This design comes from an exercise in tuning for small area and a short achievable clock period on the open sky130 flow, not from production work.
The RTL was checked by simulation tests, not by an equivalence proof against the original design.
Not every run is shown, and edits may drop behaviour that the tests do not exercise.

## flow/design.v in outline (module list and top-level ports)
// module KiwiNPU: 15304 lines
// module benc: 15 lines
module KiwiNPU (
  input  wire         clk,
  input  wire         rst_n,
  input  wire [31:0]  in_vec,
  input  wire [511:0] weights_flat,
  input  wire [95:0]  biases_flat,
  output wire [31:0]  out_vec
);
  // ...
==> flow/flow/run.sh <==
#!/bin/bash
# The standard layout (standard.sh), with two synthesis changes:
#  - SYNTH_ARGS=-noabc: skip Yosys's generic ABC pass before full-adder
#    extraction, so the adder trees written in the RTL map onto full-adder
#    cells as written (ABC still maps everything else afterwards);
set -euo pipefail
bash standard.sh SYNTH_ARGS=-noabc SYNTH_HIERARCHICAL=1 finish > standard_flow.log 2>&1
==> flow/standard.sh <==
#!/bin/bash
# synth_recipe.tcl (not shown) runs the flow's synth.tcl, then flattens the netlist and writes it again
# the make line also repeats each setting of config.mk as NAME=value (left out here)
make -C /OpenROAD-flow-scripts/flow DESIGN_CONFIG=/design/flow/config.mk WORK_HOME=/design/flow/orfs CLKGATE_MAP_FILE= SYNTH_SCRIPT=/design/flow/synth_recipe.tcl "${@:-finish}"
==> flow/config.mk <==
export PLATFORM = sky130hd
export DESIGN_NAME = KiwiNPU
export DESIGN_NICKNAME = KiwiNPU
export VERILOG_FILES = /design/flow/design.v
export SDC_FILE = /design/flow/constraint.sdc
export NUM_CORES = 4
export LEC_CHECK = 0
export CAP_MARGIN = 20
export CORE_MARGIN = 2
export CORE_UTILIZATION = 40
export SETUP_SLACK_MARGIN = 5.0
export SLEW_MARGIN = 20
==> flow/constraint.sdc <==
create_clock -name core_clock -period 12.0 [get_ports {clk}]
set_input_delay 2.4000 -clock core_clock [delete_from_list [all_inputs] [get_ports {clk}]]
set_output_delay 2.4000 -clock core_clock [all_outputs]
set_load 0.01 [all_outputs]
Run 1, wire density map:
27 x 27 tiles, from black (low) to pale yellow (high), scaled to the fullest tile. Values are wire area over tile area, all layers added.
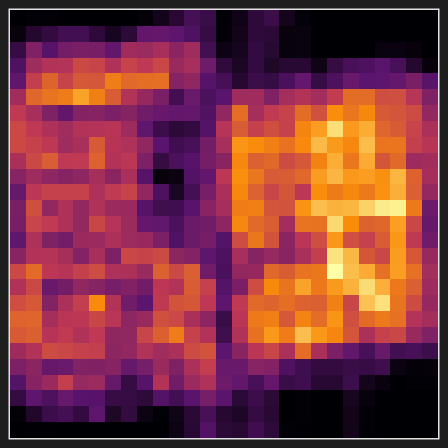
fullest tile: 0.82
tiles over half the peak: 34%
nearly empty tiles: 11%

Run 1, clock tree after CTS:
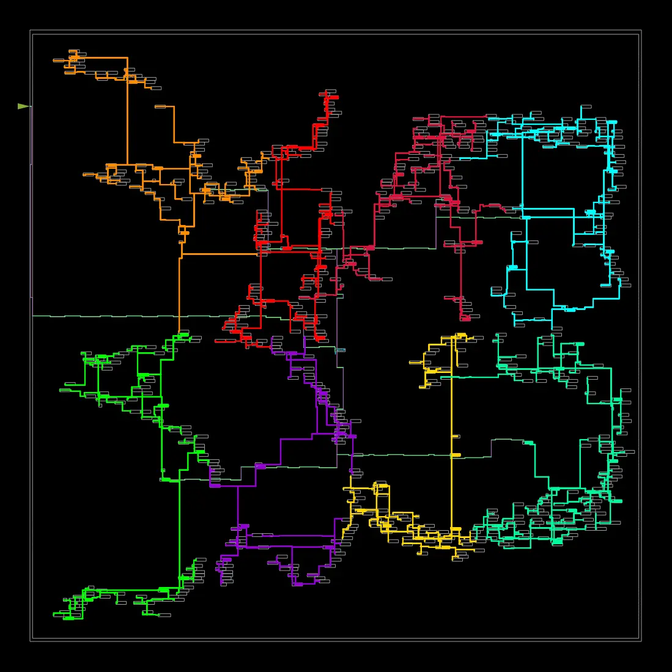
# H-tree levels: 3
FFs & Latches: 651
clock buffer count from CTS: 87

Run 1, wires at chosen ports, followed through buffers:
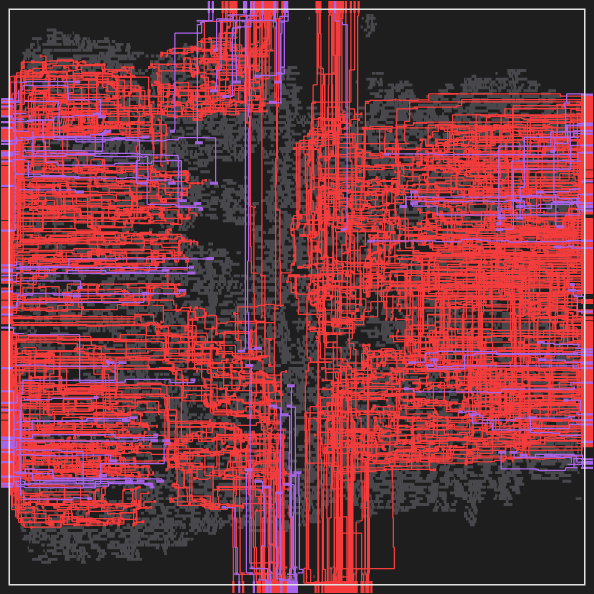
legend:
  weights_flat:
    color: red
    bits: 512
    direction: input
    end_cells: 2304
    buffers: 513
    wire: 132 mm
  biases_flat:
    color: purple
    bits: 96
    direction: input
    end_cells: 96
    buffers: 96
    wire: 13300 microns
# port buffers: 669
Boundary Pins: 674

==> summary.md, run 1 <==
| Metric | Value |
|---|---|
| Buffers, non-clock | `989` |
| Register Area | `16300 sq um` |
| Top cells by count, synth | `fa_1 (2226), xnor2_1 (1795), a22oi_1 (1572)` |
| Status | `complete, no violations` |
| Ys Warns | `7` |
| RSZ-0062 raised after global routing | `yes` |
| Final Slew Violations | `0` |
| Data buffer area share | `0.0712` |
| Non-filler cells, final | `14200` |
| Path depth of the worst reg2reg path | `17` |
| DRT Pass-1 Iters | `9` |
| Hold path cells | `6` |
| DP Area | `125000 sq um` |
| Die W | `540 microns` |
| Max-Cap Viols | `0` |
| Residual DRC | `0` |
| Multi-input combinational cell area | `94000 sq um` |
| Fill cell count | `26300` |
| FF-to-FF setup slack | `5.13 ns` |
| FFs w/ async S/R, synth | `1.00` |
| Slowest stage cell, crit path | `fa_1` |
| Cells after Synth | `10300` |
| TAP cells | `3762` |
| Fraction of area in multi-input gates | `0.729` |
| Nets@finish | `13700` |
| Clk Latency, worst-skew pair | `0.78 ns` |
| Drt wl/cell | `36.1 microns` |
| Slew Limit Headroom | `0.165` |
| Critical path type | `flip-flop to output pin` |
| Clock root buffer | `clkbuf_16` |
| Synth Register Bits | `651` |
| Post-CTS setup buffer count | `28` |
| Slew @ Worst Pin | `1.25 ns` |
==> run 1: per-layer routing <==
metal	vias up	track usage
met5	-	0.00263
met4	122	0.216
met3	1654	0.128
met2	7026	0.508
met1	46700	0.438
li1	34500	-
==> run 1: cell families (layout without fill, tap and decap cells) <==
| family | after synthesis | after routing | synth area share |
|---|---|---|---|
| other | 2 | 110 | 0.0000654 |
| AO/OA/AOI/OAI | 2418 | 2418 | 0.152 |
| XOR/XNOR | 2255 | 2255 | 0.172 |
| buffers and inverters | 1552 | 1577 | 0.0583 |
| multiplexers | 10 | 10 | 0.000872 |
| flip-flops | 651 | 651 | 0.142 |
| adder cells (fa/ha/maj) | 2774 | 2774 | 0.448 |
| AND/OR/NAND/NOR | 616 | 616 | 0.0263 |
==> run 1: critical path, delay by kind of cell, from the launching register on <==
| kind | cells | cell delay (ns) |
|---|---|---|
| DFF | 1 | 0.39 |
| buffers and inverters | 4 | 0.56 |
| adders and majority gates | 4 | 1.73 |
| AOI/OAI and AO/OA | 6 | 1.33 |
Run 1, I/O pins on the die edge:
The bar under the picture is 200 microns long. Pins as bars across the die edge, other pins in gray.
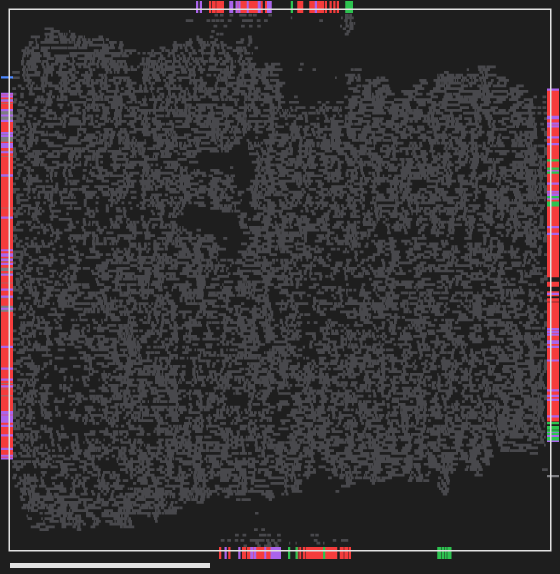

--- run 2: outline of the changes from run 1 ---
flow/design.v: 15319 -> 15343 lines; modules unchanged: 1
  KiwiNPU: edited, 15304 -> 15328 lines
Run 2, I/O pins on the die edge:
The bar under the picture is 200 microns long. Pins as bars across the die edge, other pins in gray.
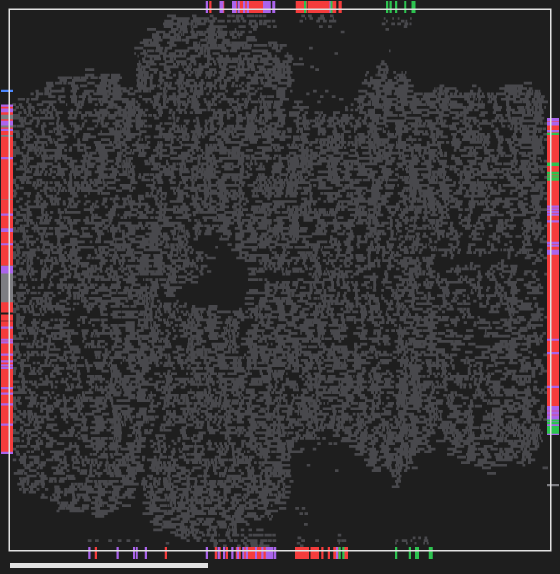
legend:
  clk:
    color: blue
    pins: 1
    direction: input
    edge: left
  out_vec:
    color: green
    pins: 32
    direction: output
    edge: 14 right, 9 bottom, 9 top
  biases_flat:
    color: purple
    pins: 96
    direction: input
    edge: 30 right, 29 left, 21 bottom, 16 top
  weights_flat:
    color: red
    pins: 512
    direction: input
    edge: 195 left, 191 right, 68 top, 58 bottom
all pins by edge: 257 left, 236 right, 93 top, 88 bottom

==> run 2 against run 1 <==
Effect of this change: routed wire length down 0.48%; hold slack improved by 0.065 ns; cell count grew 1.7%; clock-buffer cell count up 15; design area rose by 2.9%.
==> summary.md, run 2 <==
| Metric | Value |
|---|---|
| Status | `complete, no violations` |
| Slew Limit Headroom | `0.147` |
| GRT met2 Usage | `0.498` |
| Fin util | `0.455` |
| Path depth of the worst reg2reg path | `19` |
| Top cells by count, synth | `fa_1 (2234), xnor2_1 (1758), a22oi_1 (1572)` |
| Non-filler cells, final | `14400` |
| Critical path type | `flip-flop to output pin` |
| Cells after Synth | `10400` |
| Buffers & Inverters on Critical Path | `1` |
| GR Util met3 | `0.137` |
| Post-Syn Area | `117000 sq um` |
| Ys Warns | `7` |
| FF-to-FF setup slack | `5.09 ns` |
| Routing usage on met1 | `0.418` |
| Synth Register Bits | `763` |
| Clock buffer count from CTS | `94` |
| Nets@finish | `13800` |
| Die W | `546 microns` |
| Slowest stage cell, crit path | `fa_2` |
| Boundary Pins | `674` |
| DP Area | `127000 sq um` |
| Crit. path cell count | `11` |
| # H-tree levels | `3` |
| Final Slew Violations | `0` |
| Worst path top cell family by delay | `adder cells` |
| GRT Max-Usage Layer | `met2` |
| Max-Cap Viols | `0` |
| Clock root buffer | `clkbuf_16` |
| RSZ-0062 raised after global routing | `yes` |
| FFs w/ async S/R, synth | `1.00` |
Run 2, wire density map:
27 x 27 tiles, from black (low) to pale yellow (high), scaled to the fullest tile. Values are wire area over tile area, all layers added.
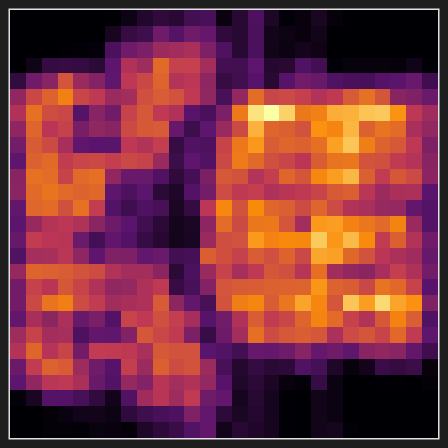
densest ninth of the die: middle right
mean over tiles: 0.31
tiles over half the peak: 36%
fullest tile: 0.85
nearly empty tiles: 12%
drt wl/cell: 35.3 microns
WL final: 509000 microns
Vias: 90600
Total Routing Usage GR: 0.338

## run 2: worst reg2reg max path, delay by kind of cell, from the launching register on
| family | cells | cell delay (ns) |
|---|---|---|
| AO/OA/AOI/OAI | 5 | 1.62 |
| adder cells (fa/ha/maj) | 6 | 2.86 |
| buffers and inverters | 5 | 1.47 |
| flip-flops | 1 | 0.40 |
| AND/OR/NAND/NOR | 3 | 0.44 |
## run 2: cells by family (layout without fill, tap and decap cells)
logic type               after synthesis  after routing  synth area share
AO/OA/AOI/OAI                       2410           2410             0.149
XOR/XNOR                            2252           2252             0.168
adder cells (fa/ha/maj)             2774           2774             0.438
buffers and inverters               1514           1570            0.0547
flip-flops                           763            763             0.163
multiplexers                           9              9          0.000767
other                                  2             85         0.0000640
AND/OR/NAND/NOR                      642            644            0.0269
## run 2: final cells by class
type | count | area (sq um)
Antenna cell | 64 | 160
Clock buffer | 121 | 2680
Timing Repair Buffer | 1007 | 9690
Fill cell | 26600 | 159000
Tap cell | 3900 | 4880
Multi-Input combinational cell | 8110 | 94100
Sequential cell | 763 | 19100
Clock inverter | 52 | 693
Inverter | 390 | 1470
Run 2, clock tree after CTS:
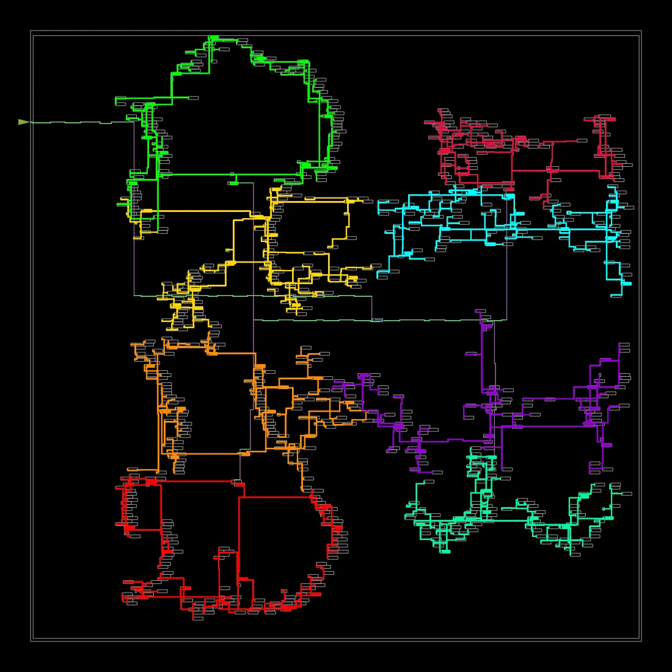

==> run 3: too many edits to list; what changed since run 2 <==
flow/design.v: 15343 -> 14894 lines; modules unchanged: 1
  KiwiNPU: edited, 15328 -> 14800 lines
  hfin: new, 79 lines
==> module hfin as of run 3 <==
module hfin (
  input  wire [17:0] a,
  input  wire [17:0] b,
  output wire [3:0] one,
  output wire [3:0] two,
  output wire [3:0] neg
);
  wire [17:0] f_a = a;
  wire [17:0] f_b = b;
  wire [17:0] f_pg = f_a & f_b;
  wire [17:0] f_pp = f_a ^ f_b;
  wire f_lG0_1 = f_pg[1] | (f_pp[1] & f_pg[0]);
  wire f_lP0_1 = f_pp[1] & f_pp[0];
  wire f_lG0_3 = f_pg[3] | (f_pp[3] & f_pg[2]);
  wire f_lP0_3 = f_pp[3] & f_pp[2];
  wire f_lG0_5 = f_pg[5] | (f_pp[5] & f_pg[4]);
  wire f_lP0_5 = f_pp[5] & f_pp[4];
  wire f_lG1_2 = f_pg[2] | (f_pp[2] & f_lG0_1);
  wire f_lP1_2 = f_pp[2] & f_lP0_1;
  wire f_lG1_3 = f_lG0_3 | (f_lP0_3 & f_lG0_1);
  wire f_lP1_3 = f_lP0_3 & f_lP0_1;
  wire f_lG1_6 = f_pg[6] | (f_pp[6] & f_lG0_5);
  wire f_lP1_6 = f_pp[6] & f_lP0_5;
  wire f_lG2_4 = f_pg[4] | (f_pp[4] & f_lG1_3);
  wire f_lP2_4 = f_pp[4] & f_lP1_3;
  wire f_lG2_5 = f_lG0_5 | (f_lP0_5 & f_lG1_3);
  wire f_lP2_5 = f_lP0_5 & f_lP1_3;
  wire f_lG2_6 = f_lG1_6 | (f_lP1_6 & f_lG1_3);
  wire f_lP2_6 = f_lP1_6 & f_lP1_3;
  wire [6:0] f_l = {f_pp[6] ^ f_lG2_5, f_pp[5] ^ f_lG2_4, f_pp[4] ^ f_lG1_3, f_pp[3] ^ f_lG1_2, f_pp[2] ^ f_lG0_1, f_pp[1] ^ f_pg[0], f_pp[0]};
  wire f_c7 = f_lG2_6;
  wire f_hG0_8 = f_pg[8] | (f_pp[8] & f_pg[7]);
  wire f_hP0_8 = f_pp[8] & f_pp[7];
  wire f_hG0_10 = f_pg[10] | (f_pp[10] & f_pg[9]);
  wire f_hP0_10 = f_pp[10] & f_pp[9];
  wire f_hG0_12 = f_pg[12] | (f_pp[12] & f_pg[11]);
  wire f_hP0_12 = f_pp[12] & f_pp[11];
  wire f_hG0_14 = f_pg[14] | (f_pp[14] & f_pg[13]);
  wire f_hP0_14 = f_pp[14] & f_pp[13];
  wire f_hG0_16 = f_pg[16] | (f_pp[16] & f_pg[15]);
  wire f_hP0_16 = f_pp[16] & f_pp[15];
  wire f_hG1_9 = f_pg[9] | (f_pp[9] & f_hG0_8);
  wire f_hP1_9 = f_pp[9] & f_hP0_8;
  wire f_hG1_10 = f_hG0_10 | (f_hP0_10 & f_hG0_8);
  wire f_hP1_10 = f_hP0_10 & f_hP0_8;
  wire f_hG1_13 = f_pg[13] | (f_pp[13] & f_hG0_12);
  wire f_hP1_13 = f_pp[13] & f_hP0_12;
  wire f_hG1_14 = f_hG0_14 | (f_hP0_14 & f_hG0_12);
  wire f_hP1_14 = f_hP0_14 & f_hP0_12;
  wire f_hG2_11 = f_pg[11] | (f_pp[11] & f_hG1_10);
  wire f_hP2_11 = f_pp[11] & f_hP1_10;
  wire f_hG2_12 = f_hG0_12 | (f_hP0_12 & f_hG1_10);
  wire f_hP2_12 = f_hP0_12 & f_hP1_10;
  wire f_hG2_13 = f_hG1_13 | (f_hP1_13 & f_hG1_10);
  wire f_hP2_13 = f_hP1_13 & f_hP1_10;
  wire f_hG2_14 = f_hG1_14 | (f_hP1_14 & f_hG1_10);
  wire f_hP2_14 = f_hP1_14 & f_hP1_10;
  wire f_hG3_15 = f_pg[15] | (f_pp[15] & f_hG2_14);
  wire f_hP3_15 = f_pp[15] & f_hP2_14;
  wire f_hG3_16 = f_hG0_16 | (f_hP0_16 & f_hG2_14);
  wire f_hP3_16 = f_hP0_16 & f_hP2_14;
  wire f_sg = f_pp[17] ^ (f_hG3_16 | (f_hP3_16 & f_c7));
  wire [10:0] f_x = f_pp[17:7];
  wire [10:0] f_o = f_pp[17:7] | f_pg[17:7];
  wire f_e = &(~(f_x[10:1] ^ f_o[9:0]));
  wire f_z = f_e & ~(f_x[0] ^ f_c7);
  wire [7:0] x = {1'b0, f_z ? f_l : {7{~f_sg}}};
  assign one[0] = x[0];
  assign two[0] = x[1] & ~x[0];
  assign neg[0] = x[1];
  genvar j;
  generate
    for (j = 1; j < 4; j = j + 1) begin : g
      assign one[j] = x[2*j] ^ x[2*j-1];
      assign two[j] = (x[2*j+1] & ~x[2*j] & ~x[2*j-1]) | (~x[2*j+1] & x[2*j] & x[2*j-1]);
      assign neg[j] = x[2*j+1] & ~(x[2*j] & x[2*j-1]);
    end
  endgenerate
endmodule
Run 3, clock tree after CTS:
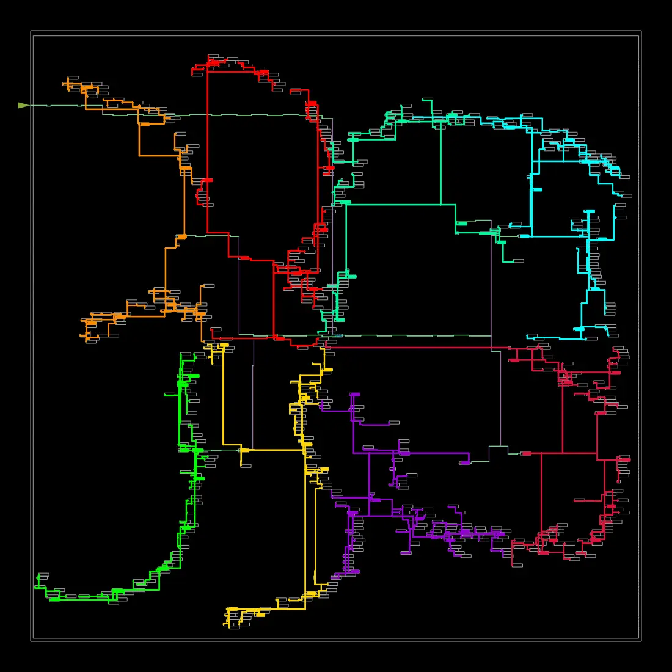
FFs & Latches: 537
clock buffer count from CTS: 75

==> run 3 against run 2 <==
Effect of this change: largest cell class unchanged; routed wire length down 1.1%; area after synthesis down 3.9%.
==> summary.md, run 3 <==
| Metric | Value |
|---|---|
| Slew @ Worst Pin | `1.16 ns` |
| Rows | `194` |
| Critical path type | `flip-flop to output pin` |
| Vias | `89600` |
| Clock buffers and inverters, area share | `0.0198` |
| Seq/total area | `0.107` |
| Total Routing Usage GR | `0.347` |
| Non-filler cells, final | `14000` |
| Die W | `535 microns` |
| Residual DRC | `0` |
| FF-to-FF setup slack | `5.03 ns` |
| # port buffers | `669` |
| Status | `complete, no violations` |
| # diodes | `61` |
| Fin util | `0.449` |
| Register Area | `13400 sq um` |
| Clock root buffer | `clkbuf_16` |
| Invs w/o clock | `416` |
| Fill cell count | `26100` |
| Hold path cells | `4` |
| Slew Limit Headroom | `0.227` |
| Boundary Pins | `674` |
| Biggest Area Class | `multi-input combinational cells` |
| Fraction of area in multi-input gates | `0.748` |
| Drt wl/cell | `35.9 microns` |
| Data buffer area share | `0.0745` |
| WL final | `504000 microns` |
| Ys Warns | `7` |
| RSZ-0062 raised after global routing | `yes` |
| Nets@finish | `13600` |
| Post-Syn Area | `113000 sq um` |
| Clkbuf count | `99` |
| Gr ovfl total | `0` |
| Multi-In Gates | `8207` |
| Buffers, non-clock | `971` |
| Multi-input combinational cell area | `93900 sq um` |
| Final Slew Violations | `0` |
| DP Area | `122000 sq um` |
| Cells after Synth | `10300` |
| DRT Pass-1 Iters | `8` |
| # H-tree levels | `3` |
| Clk Latency, worst-skew pair | `0.77 ns` |
| Path depth of the worst reg2reg path | `15` |
| Max-Cap Viols | `0` |
Run 3, wires at chosen ports, followed through buffers:
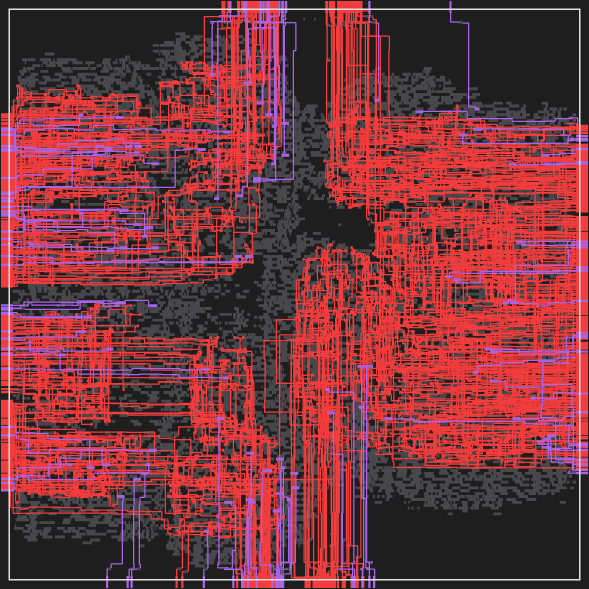
legend:
  weights_flat:
    color: red
    bits: 512
    direction: input
    end_cells: 2304
    buffers: 512
    wire: 129 mm
  biases_flat:
    color: purple
    bits: 96
    direction: input
    end_cells: 96
    buffers: 96
    wire: 11600 microns

==> run 3: cell types whose count changed in the layout (fill, tap and decap cells not counted), sizes merged, moves of 17 or more <==
cell / before / now
or2: 4 / 24
nand2b: 77 / 52
o22ai: 54 / 32
clkbuf: 128 / 102
inv: 395 / 422
buf: 381 / 332
o21ba: 0 / 17
xnor2: 1758 / 1781
nand3: 23 / 45
dfrtp: 763 / 537
ha: 540 / 572
a21o: 52 / 109
xor2: 494 / 459
==> run 3: timing repair <==
action	4_1_cts	5_1_grt
endpoints found under the setup margin	246	203
hold buffers	0	0
buffers inserted	34	13
gates cloned	1	1
resized for setup	131	81
pin swaps	25	14
==> run 3: per-layer routing <==
layer,vias to the layer above,part of all wire,GRT usage
li1,34500,-,-
met1,46100,0.37,0.438
met2,7274,0.43,0.508
met3,1664,0.14,0.132
met4,90,0.066,0.196
met5,-,0.0013,0.000333
==> run 3: critical path: stages (launching register included) <==
cell and delay [ns]:
dfrtp_1 0.38, fa_1 0.56, fa_1 0.44, fa_2 0.41
a211oi_4 0.33, nor3_4 0.11, or3_4 0.36, a2111oi_4 0.42
buf_6 0.20, a21o_1 0.12, clkdlybuf4s50_1 0.53

==> what the ideal ports hide <==
The flow's constraints put no driver on any port. The routed layouts listed below were extracted and timed again, unchanged, in two steps. Step 1 assumes that a clkbuf_16 drives the clock port and a buf_2 every other input. Step 2 also shifts input and output timing later by t, the mid clock arrival at the registers, as if the neighbouring blocks saw the same clock. Three values: ideal ports, drivers, drivers and shift; two values: the first two.
run | t, ns | setup slack, ns | worst setup path after step 2
run 1 | 0.869 | 4.802 / 4.696 / 4.244 | input to register
run 2 | 0.841 | 4.809 / 4.703 / 4.443 | input to register
run 3 | 0.828 | 5.007 / 4.905 / 4.288 | input to register
After both steps every run listed still meets setup and hold. For run 3, which loses most, drivers alone change the setup slack by -0.102 ns; drivers and shift together by -0.719 ns.
